Source: an optimization exercise on an open RTL-to-GDS flow (aim: small area and a short achievable clock period). Production flows keep margins and buffers that such runs may drop. Only simulation tests tie the RTL to the original design; equivalence was not proved.

layer_met2.png
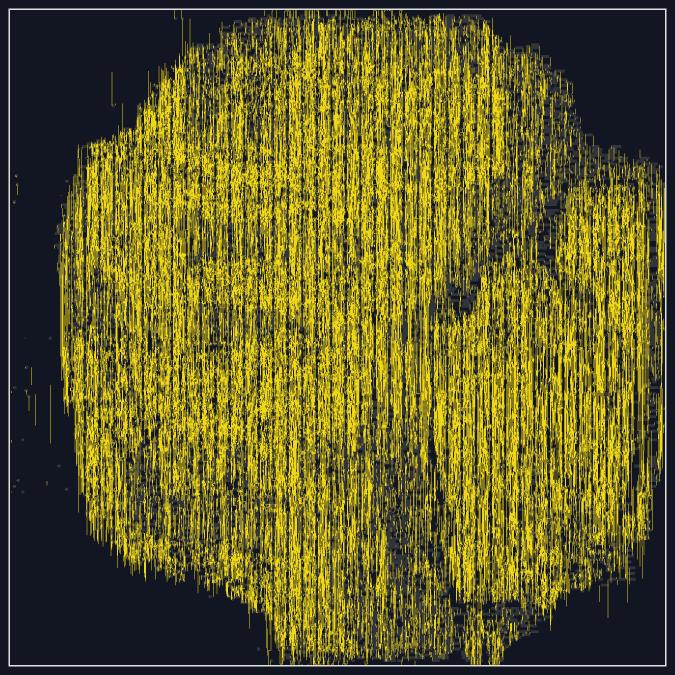
clk_routes.png
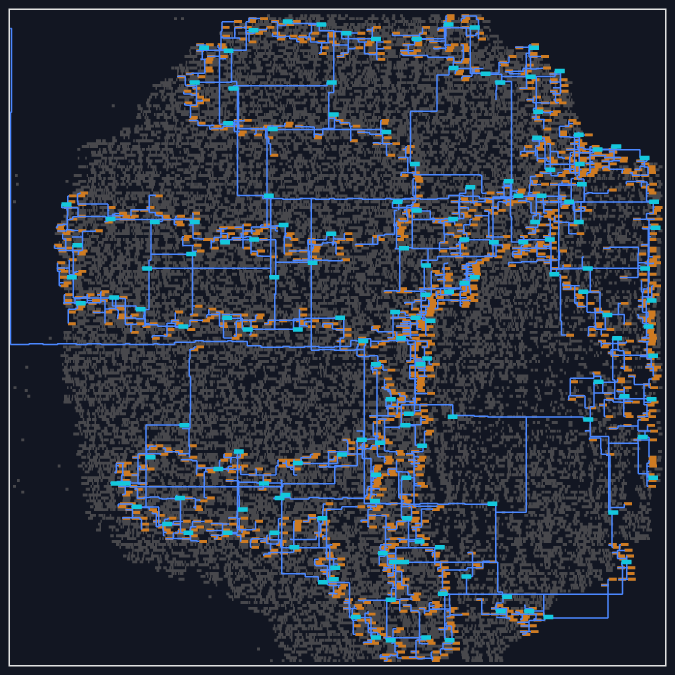
$ cat config.mk
export PLATFORM = sky130hd
export DESIGN_NAME = mul_fp64
export DESIGN_NICKNAME = mul_fp64
export VERILOG_FILES = /design/flow/design.v
export SDC_FILE = /design/flow/constraint.sdc
export NUM_CORES = 8
export LEC_CHECK = 0
export CAP_MARGIN = 20
export CORE_MARGIN = 2
export CORE_UTILIZATION = 40
export SLEW_MARGIN = 20
$ cat constraint.sdc
create_clock -name core_clock -period 8.5 [get_ports {clock}]
set_input_delay 1.7000 -clock core_clock [delete_from_list [all_inputs] [get_ports {clock}]]
set_output_delay 1.7000 -clock core_clock [all_outputs]
set_load 0.01 [all_outputs]
$ cat design.v
module booth_radix4
#(
	parameter DATA_WIDTH = 32
)
(
    input		[2				:0]	y,
    input		[DATA_WIDTH - 1	:0]	x,
    output	reg	[DATA_WIDTH - 1	:0]	p,
    output	reg						c
);
wire	y2;
wire	y1;
wire	y0;
wire	sel_negative;
wire	sel_double_negative;
wire	sel_positive;
wire	sel_double_positive;
assign y2 = y[2:2];
assign y1 = y[1:1];
assign y0 = y[0:0];
assign sel_negative =  y2 & (y1 & ~y0 | ~y1 & y0);
assign sel_positive = ~y2 & (y1 & ~y0 | ~y1 & y0);
assign sel_double_negative =  y2 & ~y1 & ~y0;
assign sel_double_positive = ~y2 &  y1 &  y0;
always@(*) begin
    if(sel_negative == 1'b1) begin
        p = ~x;
        c = 1'b1;
    end
    else if(sel_positive == 1'b1) begin
        p = x;
        c = 1'b0;
    end
    else if(sel_double_negative == 1'b1) begin
        p = ~(x << 1);
        c = 1'b1;
    end
    else if(sel_double_positive == 1'b1) begin
        p = x << 1;
        c = 1'b0;
    end
    else begin
        p = 'b0;
        c = 1'b0;
    end
end
endmodule
module cla_108bits(
    input	[107:0]	a   ,
    input	[107:0]	b   ,
    input			cin ,
    output	[107:0]	s   ,
	output    	    pm  ,
	output    	    gm  
);
wire	[2	:0]	px;
wire	[2	:0]	gx;
wire	[2	:0]	clu_cout;
cla_36bits u0_cla_36bits(
    .a   (a[35:0]  	   	),
    .b   (b[35:0]  	   	),
    .cin (clu_cout[0:0]	),
    .s   (s[35:0] 	   	),
	.pm  (px[0:0]	   	),
	.gm  (gx[0:0]	   	)
);
cla_36bits u1_cla_36bits(
    .a   (a[71:36] 	   	),
    .b   (b[71:36] 	   	),
    .cin (clu_cout[1:1]	),
    .s   (s[71:36] 	   	),
	.pm  (px[1:1]	   	),
	.gm  (gx[1:1]	   	)
);
cla_36bits u2_cla_36bits(
    .a   (a[107:72]    	),
    .b   (b[107:72]    	),
    .cin (clu_cout[2:2]	),
    .s   (s[107:72]    	),
	.pm  (px[2:2]	   	),
	.gm  (gx[2:2]	   	)
);
clu_3bits u_clu_3bits(
    .p   (px		),
    .g   (gx		),
    .cin (cin		),
    .cout(clu_cout	),
	.pm  (pm		),
	.gm  (gm		)
);
endmodule
module cla_12bits(
    input	[11	:0]	a   ,
    input   [11	:0]	b   ,
    input			cin ,
    output	[11	:0]	s   ,
	output			pm  ,
	output			gm  
);
wire	[2	:0]	px;
wire	[2	:0]	gx;
wire	[2	:0]	clu_cout;
cla_4bits u0_cla_4bits(
    .a   (a[3:0]  	   	),
    .b   (b[3:0]		),
    .cin (clu_cout[0:0]	),
    .s   (s[3:0] 	   	),
	.pm  (px[0:0]	   	),
	.gm  (gx[0:0]	   	)
);
cla_4bits u1_cla_4bits(
    .a   (a[7:4]		),
    .b   (b[7:4] 	   	),
    .cin (clu_cout[1:1]	),
    .s   (s[7:4] 	   	),
	.pm  (px[1:1]	   	),
	.gm  (gx[1:1]	   	)
);
cla_4bits u2_cla_4bits(
    .a   (a[11:8]  	   	),
    .b   (b[11:8]  	   	),
    .cin (clu_cout[2:2]	),
    .s   (s[11:8] 	   	),
	.pm  (px[2:2]	   	),
	.gm  (gx[2:2]	   	)
);
clu_3bits u_clu_3bits(
    .p   (px		),
    .g   (gx		),
    .cin (cin		),
    .cout(clu_cout	),
	.pm  (pm		),
	.gm  (gm		)
);
endmodule
module cla_36bits(
    input	[35	:0]	a   ,
    input   [35	:0]	b   ,
    input			cin ,
    output	[35	:0]	s   ,
	output			pm  ,
	output			gm  
);
wire	[2	:0]	px;
wire	[2	:0]	gx;
wire	[2	:0]	clu_cout;
cla_12bits u0_cla_12bits(
    .a   (a[11:0]  	   	),
    .b   (b[11:0]  	   	),
    .cin (clu_cout[0:0]	),
    .s   (s[11:0] 	   	),
	.pm  (px[0:0]	   	),
	.gm  (gx[0:0]	   	)
);
cla_12bits u1_cla_12bits(
    .a   (a[23:12] 	   	),
    .b   (b[23:12] 	   	),
    .cin (clu_cout[1:1]	),
    .s   (s[23:12] 	   	),
	.pm  (px[1:1]	   	),
	.gm  (gx[1:1]	   	)
);
cla_12bits u2_cla_12bits(
    .a   (a[35:24]     	),
    .b   (b[35:24]     	),
    .cin (clu_cout[2:2]	),
    .s   (s[35:24] 	   	),
	.pm  (px[2:2]	   	),
	.gm  (gx[2:2]	   	)
);
clu_3bits u_clu_3bits(
    .p   (px		),
    .g   (gx		),
    .cin (cin		),
    .cout(clu_cout	),
	.pm  (pm		),
	.gm  (gm		)
);
endmodule
module cla_4bits(
    input   [3	:0]	a   ,
    input   [3	:0]	b   ,
    input			cin ,
    output	[3	:0]	s   ,
	output			pm	,
	output			gm  
);
wire	[3	:0]	p;
wire	[3	:0]	g;
pg #(4) u_pg(
    .a(a),
    .b(b),
    .p(p),
    .g(g)
);
wire	[3	:0]	clu_cout;
clu_4bits u_clu_4bits(
    .p   (p),
    .g   (g),
    .cin (cin),
    .cout(clu_cout),
	.pm  (pm),
	.gm  (gm)
);
assign s = a ^ b ^ clu_cout;
endmodule
module clu_3bits(
    input   [2	:0]	p   ,
    input   [2	:0]	g   ,
    input			cin ,
    output  [2	:0]	cout,
	output			pm  ,
	output			gm  
);
assign	pm = p[2:2] & p[1:1] & p[0:0];
assign	gm = g[2:2] | (p[2:2] & g[1:1]) | (p[2:2] & p[1:1] & g[0:0]);
assign  cout[0:0] = cin;
assign  cout[1:1] = g[0:0] | (p[0:0] & cout[0:0]);
assign  cout[2:2] = g[1:1] | (p[1:1] & g[0:0]) | (p[1:1] & p[0:0] & cout[0:0]);
endmodule
module clu_4bits(
    input   [3	:0]	p   ,
    input   [3	:0]	g   ,
    input			cin ,
    output  [3	:0]	cout,
	output			pm  ,
	output			gm  
);
assign	pm = p[3:3] & p[2:2] & p[1:1] & p[0:0];
assign	gm = g[3:3] | (p[3:3] & g[2:2]) | (p[3:3] & p[2:2] & g[1:1]) | (p[3:3] & p[2:2] & p[1:1] & g[0:0]);
assign  cout[0:0] = cin;
assign  cout[1:1] = g[0:0] | (p[0:0] & cout[0:0]);
assign  cout[2:2] = g[1:1] | (p[1:1] & g[0:0]) | (p[1:1] & p[0:0] & cout[0:0]);
assign  cout[3:3] = g[2:2] | (p[2:2] & g[1:1]) | (p[2:2] & p[1:1] & g[0:0]) | (p[2:2] & p[1:1] & p[0:0] & cout[0:0]);
endmodule
module csa(
    input	a   ,
    input   b   ,
    input   cin	,
    output  cout,
    output  s
);
assign s = a ^ b ^ cin;
assign cout = a & b | b & cin | a & cin;
endmodule
module dff
#(
	parameter DATA_WIDTH = 32
)
(
    input   						clock,
	input   	[DATA_WIDTH - 1:0] 	d	 ,
	output reg  [DATA_WIDTH - 1:0] 	q
);
always@(posedge clock) begin                      
	q <= d;
end
endmodule
module lzd_128bits(
    input   [127:0]	src,
	output  [6  :0]	p  ,
	output			v
);
wire	[5	:0]	p0, p1;
wire			v0, v1;
lzd_64bits u0_lzd_64bits(
    .src(src[63:0]	),
	.p  (p0			),
	.v  (v0			)
);
lzd_64bits u1_lzd_64bits(
    .src(src[127:64]),
	.p  (p1			),
	.v  (v1			)
);
lzdu_2bits #(7) u_lzdu_2bits(
    .p0(p0	),
	.p1(p1	),
	.v0(v0	),
	.v1(v1	),
	.p (p	),
	.v (v	)
);
endmodule
module lzd_16bits(
    input   [15	:0]	src,
	output  [3 	:0]	p  ,
	output			v
);
wire	[2	:0]	p0, p1;
wire			v0, v1;
lzd_8bits u0_lzd_8bits(
    .src(src[7:0]	),
	.p  (p0			),
	.v  (v0			)
);
lzd_8bits u1_lzd_8bits(
    .src(src[15:8]	),
	.p  (p1			),
	.v  (v1			)
);
lzdu_2bits #(4) u_lzdu_2bits(
    .p0(p0	),
	.p1(p1	),
	.v0(v0	),
	.v1(v1	),
	.p (p	),
	.v (v	)
);
endmodule
module lzd_2bits(
    input	[1	:0]	src,
	output			p  ,
	output			v
);
assign	p = ~src[1:1];
assign	v = src[0:0] | src[1:1];
endmodule
module lzd_32bits(
    input	[31	:0]	src,
	output  [4	:0]	p  ,
	output  	    v
);
wire	[3	:0]	p0, p1;
wire			v0, v1;
lzd_16bits u0_lzd_16bits(
    .src(src[15:0]	),
	.p  (p0			),
	.v  (v0			)
);
lzd_16bits u1_lzd_16bits(
    .src(src[31:16]	),
	.p  (p1			),
	.v  (v1			)
);
lzdu_2bits #(5) u_lzdu_2bits(
    .p0(p0	),
	.p1(p1	),
	.v0(v0	),
	.v1(v1	),
	.p (p	),
	.v (v	)
);
endmodule
module lzd_4bits(
    input	[3	:0]	src,
	output	[1	:0]	p  ,
	output			v
);
wire p0, p1;
wire v0, v1;
lzd_2bits u0_lzd_2bits(
    .src(src[1:0]	),
	.p  (p0			),
	.v  (v0			)
);
lzd_2bits u1_lzd_2bits(
    .src(src[3:2]	),
	.p  (p1			),
	.v  (v1			)
);
lzdu_2bits #(2) u_lzdu_2bits(
    .p0(p0	),
	.p1(p1	),
	.v0(v0	),
	.v1(v1	),
	.p (p	),
	.v (v	)
);
endmodule
module lzd_64bits(
    input	[63	:0]	src,
	output  [5	:0]	p  ,
	output			v
);
wire	[4	:0] p0, p1;
wire			v0, v1;
lzd_32bits u0_lzd_32bits(
    .src(src[31:0]	),
	.p  (p0			),
	.v  (v0			)
);
lzd_32bits u1_lzd_32bits(
    .src(src[63:32]	),
	.p  (p1			),
	.v  (v1			)
);
lzdu_2bits #(6) u_lzdu_2bits(
    .p0(p0	),
	.p1(p1	),
	.v0(v0	),
	.v1(v1	),
	.p (p	),
	.v (v	)
);
endmodule
module lzd_8bits(
    input   [7	:0]	src,
	output  [2	:0]	p  ,
	output			v
);
wire	[1	:0]	p0, p1;
wire			v0, v1;
lzd_4bits u0_lzd_4bits(
    .src(src[3:0]	),
	.p  (p0			),
	.v  (v0			)
);
lzd_4bits u1_lzd_4bits(
    .src(src[7:4]	),
	.p  (p1			),
	.v  (v1			)
);
lzdu_2bits #(3) u_lzdu_2bits(
    .p0(p0	),
	.p1(p1	),
	.v0(v0	),
	.v1(v1	),
	.p (p	),
	.v (v	)
);
endmodule
module lzdu_2bits
#(
	parameter DATA_WIDTH = 2
)
(
    input	[DATA_WIDTH - 2:0]	p0,
	input   [DATA_WIDTH - 2:0]	p1,
	input 						v0,
	input 						v1,
	output  [DATA_WIDTH - 1:0]  p ,
	output						v
);
assign p[DATA_WIDTH - 1:DATA_WIDTH - 1] = ~v1;
assign p[DATA_WIDTH - 2:0] = v1 ? p1 : p0;
assign v = v0 | v1;
endmodule
module mul_int53(
    input  		  	clock       ,
    input   	    en          ,	 
    input  	[1 	:0]	opcode      ,	 
    input  	[52	:0]	multiplicand,	 
    input  	[52	:0]	multiplier  ,	 
    output  [52	:0]	result_hi   ,	 
    output  [52	:0]	result_lo		 
);
reg [105:0] multiplicand_true;
reg [53	:0] multiplier_true;
always@(*) begin
	if(en) begin
		case(opcode)
			2'b00: begin
				multiplicand_true = {53'b0, multiplicand};
				multiplier_true = {1'b0, multiplier};
			end
			2'b01: begin
				multiplicand_true = {{53{multiplicand[52:52]}}, multiplicand};
				multiplier_true = {1'b0, multiplier};
			end
			2'b10: begin
				multiplicand_true = {{53{multiplicand[52:52]}}, multiplicand};
				multiplier_true = {{1{multiplier[52:52]}}, multiplier};
			end
			default: begin
				multiplicand_true = 106'b0;
				multiplier_true = 54'b0;
			end
		endcase
	end
	else begin
		multiplicand_true = 106'b0;
		multiplier_true = 54'b0;
	end
end
wire	[105:0]	p [26:0];
wire	[26	:0]	c;
booth_radix4 #(106) u0_booth_radix4(
    .y({multiplier_true[1:0], 1'b0}	),
    .x(multiplicand_true			),
    .p(p[0]							),
    .c(c[0:0]						)
);
genvar i;
generate  
    for(i = 2; i < 53; i = i + 2) begin: partial_product_generator
        booth_radix4 #(106) u1_booth_radix4(
            .y(multiplier_true[i + 1:i - 1]	),
            .x(multiplicand_true << i      	),
            .p(p[i / 2]						),
            .c(c[i / 2:i / 2]				)
        );
   	end 
endgenerate
wire [105:0] cout_d1;
wire [105:0] sout_d1;
wtree_27bits_full #(106) u_wtree_27bits_full(
    .clock	(clock	),
	.cin	(c[24:0]	),
    .src0	(p[0]		),
    .src1	(p[1]		),
	.src2	(p[2]		),
	.src3	(p[3]		),
	.src4	(p[4]		),
    .src5	(p[5]		),
    .src6	(p[6]		),
	.src7	(p[7]		),
	.src8	(p[8]		),
	.src9	(p[9]		),
	.src10	(p[10]		),
	.src11	(p[11]		),
    .src12	(p[12]		),
	.src13	(p[13]		),
	.src14	(p[14]		),
	.src15	(p[15]		),
    .src16	(p[16]		),
    .src17	(p[17]		),
	.src18	(p[18]		),
	.src19	(p[19]		),
	.src20	(p[20]		),
	.src21	(p[21]		),
	.src22	(p[22]		),
	.src23	(p[23]		),
	.src24	(p[24]		),
	.src25	(p[25]		),
	.src26	(p[26]		),
	.cout	(cout_d1	),
    .sout	(sout_d1	)
);
wire [1:0] c_d1;
dff #(2) c_dff_d1(.clock(clock), .d(c[26:25]), .q(c_d1));
wire [107:0] adder_src1;
wire [107:0] adder_src2;
wire [107:0] adder_result;
assign adder_src1 = {2'b0, cout_d1[104:0], c_d1[1:1]};
assign adder_src2 = {2'b0, sout_d1};
cla_108bits u_cla_108bits(
    .a   (adder_src1	),
    .b   (adder_src2	),
    .cin (c_d1[0:0]		),
    .s   (adder_result	),
	.pm  (				),
	.gm  (				)
);
dff #(106) result_dff_d2(.clock(clock), .d(adder_result[105:0]), .q({result_hi, result_lo}));
endmodule
module pg
#(
	parameter DATA_WIDTH = 4
)
(
    input	[DATA_WIDTH - 1:0]	a,
    input	[DATA_WIDTH - 1:0]	b,
    output	[DATA_WIDTH - 1:0]	p,
    output	[DATA_WIDTH - 1:0]	g
);
assign  p = a | b;
assign  g = a & b;
endmodule
module wtree_27bits(
    input    		clock,
    input   [26	:0]	src	 ,	 
    input   [8	:0]	cin2 ,	 
    input   [5	:0]	cin3 ,	 
    input   [3	:0]	cin4 ,	 
    input   [2	:0]	cin5 ,	 
    input   [1	:0]	cin6 ,   
    input     		cin7 ,   
    output  [8	:0]	cout1,	 
    output  [5	:0]	cout2,	 
    output  [3	:0]	cout3,	 
    output  [2	:0]	cout4,	 
    output  [1	:0]	cout5,	 
    output    		cout6,	 
    output			cout ,	 
    output			sout	 
);
wire [8:0] sout1;
genvar i;
generate
    for(i = 0; i < 9; i = i + 1) begin: first
        csa u1_csa(
            .a    (src[3*i:3*i]			),
            .b    (src[3*i + 1:3*i + 1]	),
            .cin  (src[3*i + 2:3*i + 2]	),
            .cout (cout1[i:i]			),
            .s    (sout1[i:i]			)
        );
    end
endgenerate
wire [17:0] src2;
wire [5	:0] sout2;
assign src2 = {cin2, sout1};
genvar j;
generate
    for(j = 0; j < 6; j = j + 1) begin: second
        csa u2_csa(
            .a		(src2[3*j:3*j]			),
            .b		(src2[3*j + 1:3*j + 1]	),
            .cin	(src2[3*j + 2:3*j + 2]	),
            .cout	(cout2[j:j]				),
            .s		(sout2[j:j]				)
        );
    end
endgenerate
wire [11:0] src3;
wire [3:0] sout3;
assign src3 = {cin3, sout2};
genvar k;
generate
    for(k = 0; k < 4; k = k + 1) begin: thrid
        csa u3_csa(
            .a		(src3[3*k:3*k]			),
            .b		(src3[3*k + 1:3*k + 1]	),
            .cin	(src3[3*k + 2:3*k + 2]	),
            .cout	(cout3[k:k]				),
            .s		(sout3[k:k]				)
        );
    end
endgenerate
wire [8:0] src4;
wire [2:0] sout4;
dff #(9) dff_d1(.clock(clock), .d({cin4, sout3, 1'b0}), .q(src4));
genvar m;
generate
    for(m = 0; m < 3; m = m + 1) begin: fourth
        csa u4_csa(
            .a		(src4[3*m:3*m]			),
            .b		(src4[3*m + 1:3*m + 1]	),
            .cin	(src4[3*m + 2:3*m + 2]	),
            .cout	(cout4[m:m]				),
            .s		(sout4[m:m]				)
        );
    end
endgenerate
wire [5:0] src5;
wire [1:0] sout5;
assign src5 = {cin5, sout4};
genvar n;
generate
    for(n = 0; n < 2; n = n + 1) begin: fifth
        csa u5_csa(
            .a		(src5[3*n:3*n]			),
            .b		(src5[3*n + 1:3*n + 1]	),
            .cin	(src5[3*n + 2:3*n + 2]	),
            .cout	(cout5[n:n]				),
            .s		(sout5[n:n]				)
        );
    end
endgenerate
wire [3:0] src6;
wire [1:0] sout6;
assign sout6[1:1] = src6[3:3];
assign src6 = {cin6, sout5};
csa u6_csa(
    .a		(src6[0:0]	),
    .b		(src6[1:1]	),
    .cin	(src6[2:2]	),
    .cout	(cout6		),
    .s		(sout6[0:0]	)
);
wire  [2:0] src7;
assign src7 = {cin7, sout6};
csa u7_csa(
    .a		(src7[0:0]	),
    .b		(src7[1:1]	),
    .cin	(src7[2:2]	),
    .cout	(cout		),
    .s		(sout		)
);
endmodule
module wtree_27bits_full
#(
	parameter DATA_WIDTH = 106
)
(
    input    					clock,
	input   [24				:0]	cin  ,	 
    input   [DATA_WIDTH - 1	:0]	src0 ,	 
    input   [DATA_WIDTH - 1	:0]	src1 ,	 
	input   [DATA_WIDTH - 1	:0]	src2 ,	 
	input   [DATA_WIDTH - 1	:0]	src3 ,	 
	input   [DATA_WIDTH - 1	:0]	src4 ,	 
    input   [DATA_WIDTH - 1	:0]	src5 ,	 
    input   [DATA_WIDTH - 1	:0]	src6 ,	 
	input   [DATA_WIDTH - 1	:0]	src7 ,	 
	input   [DATA_WIDTH - 1	:0]	src8 ,	 
	input   [DATA_WIDTH - 1	:0]	src9 ,	 
	input   [DATA_WIDTH - 1	:0]	src10,	 
	input   [DATA_WIDTH - 1	:0]	src11,	 
    input   [DATA_WIDTH - 1	:0]	src12,	 
	input   [DATA_WIDTH - 1	:0]	src13,	 
	input   [DATA_WIDTH - 1	:0]	src14,	 
	input   [DATA_WIDTH - 1	:0]	src15,	 
    input   [DATA_WIDTH - 1	:0]	src16,	 
    input   [DATA_WIDTH - 1	:0]	src17,	 
	input   [DATA_WIDTH - 1	:0]	src18,	 
	input   [DATA_WIDTH - 1	:0]	src19,	 
	input   [DATA_WIDTH - 1	:0]	src20,	 
	input   [DATA_WIDTH - 1	:0]	src21,	 
	input   [DATA_WIDTH - 1	:0]	src22,	 
	input   [DATA_WIDTH - 1	:0]	src23,	 
	input   [DATA_WIDTH - 1	:0]	src24,	 
	input   [DATA_WIDTH - 1	:0]	src25,	 
	input   [DATA_WIDTH - 1	:0]	src26,	 
	output  [DATA_WIDTH - 1	:0]	cout ,	 
    output  [DATA_WIDTH - 1	:0]	sout	 
);
wire	[26	:0]	switch_result [DATA_WIDTH - 1:0];
genvar i;
generate
	for(i = 0; i < DATA_WIDTH; i = i + 1) begin: switch
		assign switch_result[i] = {src0[i:i], src1[i:i], src2[i:i], src3[i:i], src4[i:i], src5[i:i], 
								   src6[i:i], src7[i:i], src8[i:i], src9[i:i], src10[i:i], src11[i:i],
								   src12[i:i], src13[i:i], src14[i:i], src15[i:i], src16[i:i], src17[i:i],
								   src18[i:i], src19[i:i], src20[i:i], src21[i:i], src22[i:i], src23[i:i],
								   src24[i:i], src25[i:i], src26[i:i]};
	end
endgenerate
wire [5:0] cin_d1;
dff #(6) cin_dff_d1(.clock(clock), .d(cin[24:19]), .q(cin_d1));
wire	[8	:0] cout1 [DATA_WIDTH - 1:0];
wire	[5	:0]	cout2 [DATA_WIDTH - 1:0];
wire	[3	:0]	cout3 [DATA_WIDTH - 1:0];
wire	[2	:0]	cout4_d1 [DATA_WIDTH - 1:0];
wire	[1	:0]	cout5_d1 [DATA_WIDTH - 1:0];
wire			cout6_d1 [DATA_WIDTH - 1:0];
wtree_27bits u0_wtree_27bits(
    .clock	(clock				),
    .src	(switch_result[0]	),
    .cin2	(cin[8:0]			),
    .cin3	(cin[14:9]			),
    .cin4	(cin[18:15]			),
    .cin5	(cin_d1[2:0]		),
    .cin6	(cin_d1[4:3]		),
    .cin7	(cin_d1[5:5]		),
    .cout1	(cout1[0]			),
    .cout2	(cout2[0]			),
    .cout3	(cout3[0]			),
    .cout4	(cout4_d1[0]		),
    .cout5	(cout5_d1[0]		),
    .cout6	(cout6_d1[0]		),
    .cout	(cout[0:0]			),
    .sout	(sout[0:0]			)
);
genvar j;
generate  
    for(j = 1; j < DATA_WIDTH; j = j + 1) begin: wtree_27bits
        wtree_27bits u_wtree_27bits(
			.clock  (clock				),
            .src	(switch_result[j]	),
            .cin2	(cout1[j - 1]		),
            .cin3	(cout2[j - 1]		),
            .cin4	(cout3[j - 1]		),
            .cin5	(cout4_d1[j - 1]	),
            .cin6	(cout5_d1[j - 1]	),
            .cin7	(cout6_d1[j - 1]	),
            .cout1	(cout1[j]			),
            .cout2	(cout2[j]			),
            .cout3	(cout3[j]			),
            .cout4	(cout4_d1[j]		),
            .cout5	(cout5_d1[j]		),
            .cout6	(cout6_d1[j]		),
            .cout	(cout[j:j]			),
            .sout	(sout[j:j]			)
        );
   	end 
endgenerate
endmodule
module mul_fp64(
	input			clock  ,
	input			en     ,	 
	input	[2 	:0]	rm     ,	 
	input   [63	:0]	src1   ,	 
	input   [63	:0]	src2   ,	 
	output  [63	:0]	result ,	 
	output			nv	   ,
	output			of	   
);
wire			sign1;
wire			sign2;
wire	[10	:0]	exp1;
wire	[10	:0]	exp2;
wire	[51	:0]	man1;
wire	[51	:0]	man2;
assign sign1 = src1[63:63];
assign sign2 = src2[63:63];
assign exp1 = src1[62:52];
assign exp2 = src2[62:52];
assign man1 = src1[51:0];
assign man2 = src2[51:0];
wire	normal1;
wire	normal2;
wire	subnormal1;
wire	subnormal2;
wire	zero1;	
wire	zero2;	
wire	infinity1;
wire	infinity2;
wire	snan1;
wire	snan2;
wire	qnan1;
wire	qnan2;	
assign normal1 = exp1 != 11'b0 && exp1 != 11'b111_1111_1111;
assign normal2 = exp2 != 11'b0 && exp2 != 11'b111_1111_1111;
assign subnormal1 = exp1 == 11'b0 && man1 != 52'b0;
assign subnormal2 = exp2 == 11'b0 && man2 != 52'b0;
assign zero1 = exp1 == 11'b0 && man1 == 52'b0;
assign zero2 = exp2 == 11'b0 && man2 == 52'b0;
assign infinity1 = exp1 == 11'b111_1111_1111 && man1 == 52'b0;
assign infinity2 = exp2 == 11'b111_1111_1111 && man2 == 52'b0;
assign snan1 = exp1 == 11'b111_1111_1111 && !man1[51:51] && man1[50:0] != 51'b0;
assign snan2 = exp2 == 11'b111_1111_1111 && !man2[51:51] && man2[50:0] != 51'b0;
assign qnan1 = exp1 == 11'b111_1111_1111 && man1[51:51];
assign qnan2 = exp2 == 11'b111_1111_1111 && man2[51:51];
wire			zero;	
wire			infinity;
wire			snan;
wire			qnan;
wire	[50	:0]	nan_load;
wire			nv_d0;
assign zero = zero1 && (normal2 || subnormal2) || zero2 && (normal1 || subnormal1) || zero1 && zero2;
assign infinity = infinity1 && (normal2 || subnormal2) || infinity2 && (normal1 || subnormal1) || infinity1 && infinity2;
assign snan = snan1 || snan2;
assign qnan = qnan1 || qnan2 || zero1 && infinity2 || zero2 && infinity1;
assign nan_load = snan1 || qnan1 ? man1[50:0] : 
				  snan2 || qnan2 ? man2[50:0] : 51'b1;
assign nv_d0 = zero1 && infinity2 || zero2 && infinity1 || snan1 || snan2 || qnan1 || qnan2;
wire sign;
assign sign = sign1 ^ sign2;
wire	[11	:0]	exp1_true;
wire	[11	:0]	exp2_true;
wire	[11	:0]	exp_temp;
assign exp1_true = normal1 ? {1'b0, exp1} + 12'b1100_0000_0001 : 12'b1100_0000_0010;
assign exp2_true = normal2 ? {1'b0, exp2} + 12'b1100_0000_0001 : 12'b1100_0000_0010;
assign exp_temp = exp1_true + exp2_true;
wire	[52	:0]	man1_true;
wire	[52	:0]	man2_true;
assign man1_true = {normal1, man1};
assign man2_true = {normal2, man2};
wire [105:0] man_temp_d2;
mul_int53 u_mul_int53(
    .clock       (clock					),
    .en          (en					),
    .opcode      (2'b00	),
    .multiplicand(man1_true				),
    .multiplier  (man2_true				),
    .result_hi   (man_temp_d2[105:53]	),
    .result_lo	 (man_temp_d2[52:0]		)
);
wire			zero_d1;
wire			zero_d2;	
wire			infinity_d1;
wire			infinity_d2;
wire			snan_d1;
wire			snan_d2;
wire			qnan_d1;
wire			qnan_d2;
wire	[50	:0] nan_load_d1;
wire	[50	:0] nan_load_d2;
wire			nv_d1;
wire			nv_d2;
wire			sign_d1;
wire			sign_d2;
wire	[11	:0] exp_temp_d1;
wire	[11	:0] exp_temp_d2;
wire	[2	:0] rm_d1;
wire	[2	:0] rm_d2;
dff #(1	) zero_dff_d1		(.clock(clock), .d(zero			), .q(zero_d1		));
dff #(1	) zero_dff_d2		(.clock(clock), .d(zero_d1		), .q(zero_d2		));
dff #(1	) infinity_dff_d1	(.clock(clock), .d(infinity		), .q(infinity_d1	));
dff #(1	) infinity_dff_d2	(.clock(clock), .d(infinity_d1	), .q(infinity_d2	));
dff #(1	) snan_dff_d1		(.clock(clock), .d(snan			), .q(snan_d1		));
dff #(1	) snan_dff_d2		(.clock(clock), .d(snan_d1		), .q(snan_d2		));
dff #(1	) qnan_dff_d1		(.clock(clock), .d(qnan			), .q(qnan_d1		));
dff #(1	) qnan_dff_d2		(.clock(clock), .d(qnan_d1		), .q(qnan_d2		));
dff #(1	) nv_dff_d1			(.clock(clock), .d(nv_d0		), .q(nv_d1			));
dff #(1	) nv_dff_d2			(.clock(clock), .d(nv_d1		), .q(nv_d2			));
dff #(1	) sign_dff_d1		(.clock(clock), .d(sign			), .q(sign_d1		));
dff #(1	) sign_dff_d2		(.clock(clock), .d(sign_d1		), .q(sign_d2		));
dff #(12) exp_temp_dff_d1	(.clock(clock), .d(exp_temp		), .q(exp_temp_d1	));
dff #(12) exp_temp_dff_d2	(.clock(clock), .d(exp_temp_d1	), .q(exp_temp_d2	));
dff #(3	) rm_dff_d1			(.clock(clock), .d(rm			), .q(rm_d1			));
dff #(3	) rm_dff_d2			(.clock(clock), .d(rm_d1		), .q(rm_d2			));
dff #(51) nan_load_dff_d1	(.clock(clock), .d(nan_load		), .q(nan_load_d1	));
dff #(51) nan_load_dff_d2	(.clock(clock), .d(nan_load_d1	), .q(nan_load_d2	));
wire	[6	:0]	p_d2;
wire			v_d2;
lzd_128bits u_lzd_128bits(
    .src({man_temp_d2, 22'b0}	),
	.p  (p_d2					),
	.v  (v_d2					)
);
wire	[12	:0]	lshift_max_d2;
wire	[12	:0]	rshift_min_d2;
wire			shift_direction_d2;  
wire	[6	:0]	lshift_bits_d2;
wire	[6	:0]	lshift_true_d2;
wire	[9	:0]	rshift_bits_d2;
wire	[9	:0]	rshift_true_d2;
assign lshift_max_d2 = {exp_temp_d2[11:11], exp_temp_d2} + 'd1022;
assign rshift_min_d2 = $signed(-'d1021) + ~{exp_temp_d2[11:11], exp_temp_d2};	 
assign shift_direction_d2 = $signed(rshift_min_d2) > $signed('b0) || man_temp_d2[105:105];
assign lshift_bits_d2 = p_d2 - 'b1;
assign rshift_bits_d2 = man_temp_d2[105:105] ? 'b1 : 'b0;
assign lshift_true_d2 = $signed(lshift_bits_d2) < $signed(lshift_max_d2) ? lshift_bits_d2 : 
						lshift_max_d2[12:12] ? 'b0 : lshift_max_d2[6:0];
assign rshift_true_d2 = $signed(rshift_bits_d2) > $signed(rshift_min_d2) ? rshift_bits_d2 : 
						rshift_min_d2[12:12] ? 'b0 : rshift_min_d2[9:0];
wire	[105:0]	man_lshifted_d2;
wire	[105:0]	man_rshifted_d2;
wire	[55	:0]	man_normalized_d2;
wire	[105:0]	dis_bits_d2;
wire	[11	:0]	exp_lshifted_d2;
wire	[11	:0]	exp_rshifted_d2;
wire	[11	:0]	exp_normalized_d2;
assign man_lshifted_d2 = man_temp_d2 << lshift_true_d2;
assign {man_rshifted_d2, dis_bits_d2} = rshift_true_d2 < 'd106 ? {man_temp_d2, 106'b0} >> rshift_true_d2 : {106'b0, man_temp_d2};
assign man_normalized_d2[55:1] = shift_direction_d2 ? man_rshifted_d2[105:51] : man_lshifted_d2[105:51];
assign man_normalized_d2[0:0] = shift_direction_d2 ? |{man_rshifted_d2[50:0], dis_bits_d2} : |man_lshifted_d2[50:0];
assign exp_lshifted_d2 = exp_temp_d2 + ~{5'b0, lshift_true_d2} + 'b1;
assign exp_rshifted_d2 = exp_temp_d2 + {2'b0, rshift_true_d2};
assign exp_normalized_d2 = shift_direction_d2 ? exp_rshifted_d2 : exp_lshifted_d2;
wire			zero_d3;
wire			infinity_d3;
wire			snan_d3;
wire			qnan_d3;
wire			nv_d3;
wire			sign_d3;
wire	[11	:0]	exp_temp_d3;
wire	[55	:0]	man_temp_d3;
wire	[2	:0]	rm_d3;
wire	[50	:0]	nan_load_d3;
dff #(1	) zero_dff_d3		(.clock(clock), .d(zero_d2			), .q(zero_d3		));
dff #(1	) infinity_dff_d3	(.clock(clock), .d(infinity_d2		), .q(infinity_d3	));
dff #(1	) snan_dff_d3		(.clock(clock), .d(snan_d2			), .q(snan_d3		));
dff #(1	) qnan_dff_d3		(.clock(clock), .d(qnan_d2			), .q(qnan_d3		));
dff #(1	) nv_dff_d3			(.clock(clock), .d(nv_d2			), .q(nv_d3			));
dff #(1	) sign_dff_d3		(.clock(clock), .d(sign_d2			), .q(sign_d3		));
dff #(12) exp_temp_dff_d3	(.clock(clock), .d(exp_normalized_d2), .q(exp_temp_d3	));
dff #(56) man_temp_dff_d3	(.clock(clock), .d(man_normalized_d2), .q(man_temp_d3	));
dff #(3	) rm_dff_d3			(.clock(clock), .d(rm_d2			), .q(rm_d3			));
dff #(51) nan_load_dff_d3	(.clock(clock), .d(nan_load_d2		), .q(nan_load_d3	));
wire	[53	:0]	man_round1_d3;
wire	[53	:0]	man_round0_d3;
reg		[53	:0]	man_rounded_d3;
assign man_round1_d3 = man_temp_d3[55:2] + 'b1;
assign man_round0_d3 = man_temp_d3[55:2];
always@(*) begin
	case(rm_d3)
		3'b000: begin
			case(man_temp_d3[1:0])
				2'b00: begin
					man_rounded_d3 = man_round0_d3;
				end
				2'b01: begin
					man_rounded_d3 = man_round0_d3;
				end
				2'b10: begin
					man_rounded_d3 = man_temp_d3[2:2] ? man_round1_d3 : man_round0_d3;
				end
				2'b11: begin
					man_rounded_d3 = man_round1_d3;
				end
			endcase
		end
		3'b001: begin
			man_rounded_d3 = man_round0_d3;
		end
		3'b010: begin
			man_rounded_d3 = sign_d3 ? (|man_temp_d3[1:0] ? man_round1_d3 : man_round0_d3) : man_round0_d3;
		end
		3'b011: begin
			man_rounded_d3 = sign_d3 ? man_round0_d3 : (|man_temp_d3[1:0] ? man_round1_d3 : man_round0_d3);
		end
		3'b100: begin
			man_rounded_d3 = man_temp_d3[1:1] ? man_round1_d3 : man_round0_d3;
		end
		default: begin
			man_rounded_d3 = 'b0;
		end
	endcase
end
wire	[53	:0]	man_normalized_d3;
wire	[11	:0]	exp_normalized_d3;
wire	[11	:0]	exp_bias_d3;
assign man_normalized_d3 = man_rounded_d3[53:53] ? man_rounded_d3 >> 'b1 : man_rounded_d3;
assign exp_normalized_d3 = man_rounded_d3[53:53] ? exp_temp_d3 + 'b1 : exp_temp_d3;
assign exp_bias_d3 = man_normalized_d3[52:52] ? exp_normalized_d3 + 'd1023 : 'b0;
wire			special;
wire			of_d3;
wire	[10	:0]	exp_d3;
wire	[51	:0]	man_d3;
assign special = zero_d3 || infinity_d3 || snan_d3 || qnan_d3;
assign of_d3 = ~special && $signed(exp_normalized_d3) > $signed('d1023);
assign exp_d3 = zero_d3 ? 'b0 : 
				infinity_d3 || snan_d3 || qnan_d3 || of_d3 ? 'b111_1111_1111 : exp_bias_d3[10:0];
assign man_d3 = zero_d3 ? 'b0 : 
				infinity_d3 ? 'b0 :
				snan_d3 ? {1'b0, nan_load_d3} :
				qnan_d3 ? {1'b1, nan_load_d3} :
				of_d3 ? 'b0 : man_normalized_d3[51:0];
dff #(64) result_dff_d4	(.clock(clock), .d({sign_d3, exp_d3, man_d3}), .q(result));
dff #(1	) nv_dff_d4		(.clock(clock), .d(nv_d3					), .q(nv	));
dff #(1	) of_dff_d4		(.clock(clock), .d(of_d3					), .q(of	));
endmodule
$ cat run.sh
#!/bin/bash
# synth_recipe.tcl (not shown) runs the flow's synth.tcl, then flattens the netlist and writes it again
# the make line also repeats each setting of config.mk as NAME=value (left out here)
make -C /OpenROAD-flow-scripts/flow DESIGN_CONFIG=/design/flow/config.mk WORK_HOME=/design/flow/orfs CLKGATE_MAP_FILE= SYNTH_SCRIPT=/design/flow/synth_recipe.tcl finish
==> results.py <==
metrics = {
    "status": {
        "status": "no timing/DRC/antenna violations",
    },
    "cells_and_area": {
        "areaGrowthSynthToFinish_pct": 10.1,
        "final_cell_mix": "2,384 x inv_1, 2,032 x nand2_1, 2,016 x fa_1, 1,866 x nor2_1, 1,442 x xnor2_1",
        "fin_util_pct": 44.3,
        "final_common_cell": "inv_1",
        "nets": 19900,
        "drive_gt1_share_pct": 9.04,
        "layoutNonFillerInstCount": 22500,
    },
    "sta": {
        "finalSetupViolations": 0,
        "period_share_pct": 96.3,
        "layout_min_cycle_time_ns": 8.18,
        "finClkSkew_ns": 0.112,
        "rsz0062_at_grt": "true",
        "fmax_ghz": 0.122,
        "whs_ns": 0.288,
        "tightest_slew_ns": 1.30,
    },
    "floorplan": {
        "ios": 199,
        "die_h_um": 613,
        "die_width_um": 613,
    },
    "placed_design": {
        "io_buffers": 198,
        "placedCellCount": 22200,
        "place_congestion": 1.03,
    },
    "synthesis": {
        "synth_area_leaders": "fa_1 27%, dfxtp_1 18%, xnor2_1 8.7%, inv_1 6.0%, nand2_1 5.2%",
        "synth_compound_area_share_pct": 16.0,
        "synth_cell_types": 103,
        "syn-cell-area_um2": 149000,
        "async_flop_share_pct": 0,
        "yosys.area_share.simple_pct": 13.2,
        "synth_xor_area_share_pct": 9.24,
        "ys_seq_elements": 1299,
        "yosysSeqAreaShare_pct": 17.5,
        "netlist_instances": 17900,
        "synth_top_area_share_pct": 27.3,
        "syn_avg_cell_area_um2": 8.31,
    },
    "worst_setup_path": {
        "crit_fanout": 17,
        "worstReg2RegStart": "u_mul_int53.result_dff_d2.q[49]",
        "slowest_stage": "or4_1",
        "cp.required_ns": 9.29,
    },
    "drt": {
        "dr.pass1.iters": 10,
        "drc": 0,
        "drt-initial-drc-count": 20100,
    },
    "clock_network": {
        "clk_pin_slew_worst_paths_ns": 0.07,
        "cts_root_buffer": "clkbuf_16",
        "insertion_delay_ns": 0.95,
        "cts_tree": "built",
    },
    "flow_run": {
        "drv_cap": 0,
    },
    "global_route": {
        "grt_pass1_wl_mm": 964,
        "grt_start_max_net_pins": 223,
    },
    "hold_path": {
        "holdCritPathClass": "flip-flop to flip-flop",
    },
}
Notes on layer_met2.png above:
longest straight run: 265 um
main direction: vertical
nets with wire on the layer: 15,398
share of all routed wire: 41%
wire length on this layer: 283 mm
total wire length: 682 mm
via count: 136,000
GR Util met2: 52.1%

Notes on clk_routes.png above:
[cyan] clock drivers | count: 155
[blue] clock wires | length: 20.5 mm
[orange] flip-flops | count: 1,299
flops lie: all over the die

==> timing repair <==
action	in CTS	in global routing
endpoints found under the setup margin	2	13
endpoints found under the hold margin	0	0
hold buffers	0	0
resized for setup	5	56
buffers inserted	3	3
pin swaps	4	17
==> synthesized netlist by cell type (all sizes together) (15+ instances only) <==
library cell     n
a211o           15
a211oi         303
a21o            23
a21oi          757
a221oi          28
a22o            80
a22oi          123
a311oi          21
a31oi           50
and2            30
and3            84
buf            303
clkbuf        1343
dfxtp         1299
fa            2025
ha             371
inv           2398
mux2            44
mux2i          426
nand2         2045
nand2b          82
nand3          148
nand4           51
nor2          1885
nor2b           40
nor3            92
nor3b           19
nor4            79
o211ai          75
o21ai          423
o21bai          41
o221a          136
o221ai         630
o22a            90
o22ai          392
o31ai           42
or2             35
or3             40
or4             25
xnor2         1468
xor2            99
==> metal layers <==
metal	GRT usage (%)	wire length, um	up-vias
met5	1.20	912	-
met4	25.5	61900	34
met3	11.6	86300	2850
met2	52.1	283000	10200
met1	43.7	250000	66000
li1	-	-	57000
==> cell type report <==
class / count / area (um2)
Antenna cell: 41 / 103
Clock buffer: 201 / 4330
Clock inverter: 77 / 1070
Fill cell: 36200 / 206000
Inverter: 2403 / 9030
Multi-Input combinational cell: 12500 / 108000
Sequential cell: 1299 / 26000
Tap cell: 4950 / 6190
Timing Repair Buffer: 1003 / 8440
==> worst paths after layout <==
path                           end  slack, ns  cells after the start
min          nan_load_dff_d2.q[16]       0.29                      0
max reg2reg   man_temp_dff_d3.q[0]       0.32                     35
min reg2reg  nan_load_dff_d2.q[16]       0.29                      0
max           man_temp_dff_d3.q[0]       0.32                     35
==> worst max-delay path, delay by kind of cell (launching register included) <==
kind,cells,cell delay (ns)
AOI/OAI and AO/OA,15,3.08
and+or+nand+nor,6,2.03
buffers and inverters,8,0.94
muxes,3,0.79
adders and majority gates,2,0.51
DFF,1,0.45
xor gates and xnor gates,1,0.25
==> cell families after synthesis <==
group                    after synthesis
adder cells (fa/ha/maj)             2396
AO/OA/AOI/OAI                       3387
buffers and inverters               4049
AND/OR/NAND/NOR                     4696
flip-flops                          1299
XOR/XNOR                            1567
multiplexers                         477
==> metrics by stage <==
stage	setup TNS [ns]	setup WS, ns	cell area (um2)
6_report	0	0.318	163000
5_1_grt	-0.0390	-0.0377	163000
4_1_cts	0	0.0291	163000
3_5_place_dp	-0.447	-0.447	157000
3_3_place_gp	-0.461	-0.415	157000
2_1_floorplan	0	0.509	149000

static timing again, ports no longer ideal:
The flow's constraints put no driver on any port. The routed layout listed below was extracted and timed again, unchanged, in two steps. Step 1: set_driving_cell puts a clkbuf_16 on clock and a buf_2 on each other input, an assumption about the parent block. Step 2 times the ports against the registers' clock, not the clock port: input delays grow and output delays shrink by t, the midpoint of the rising clock arrivals with the driver on. Slacks: ideal / step 1 / step 2; pairs: ideal / step 1.
t, ns: 1.010
setup slack, ns: 0.318 / 0.318 / 0.318
worst data-port slew with drivers (ns): 0.22
cell pins on the clock port's net: 1
After both steps this run still meets setup and hold. The setup slack of this run moves by 0.000 ns with the drivers and by 0.000 ns with both steps.
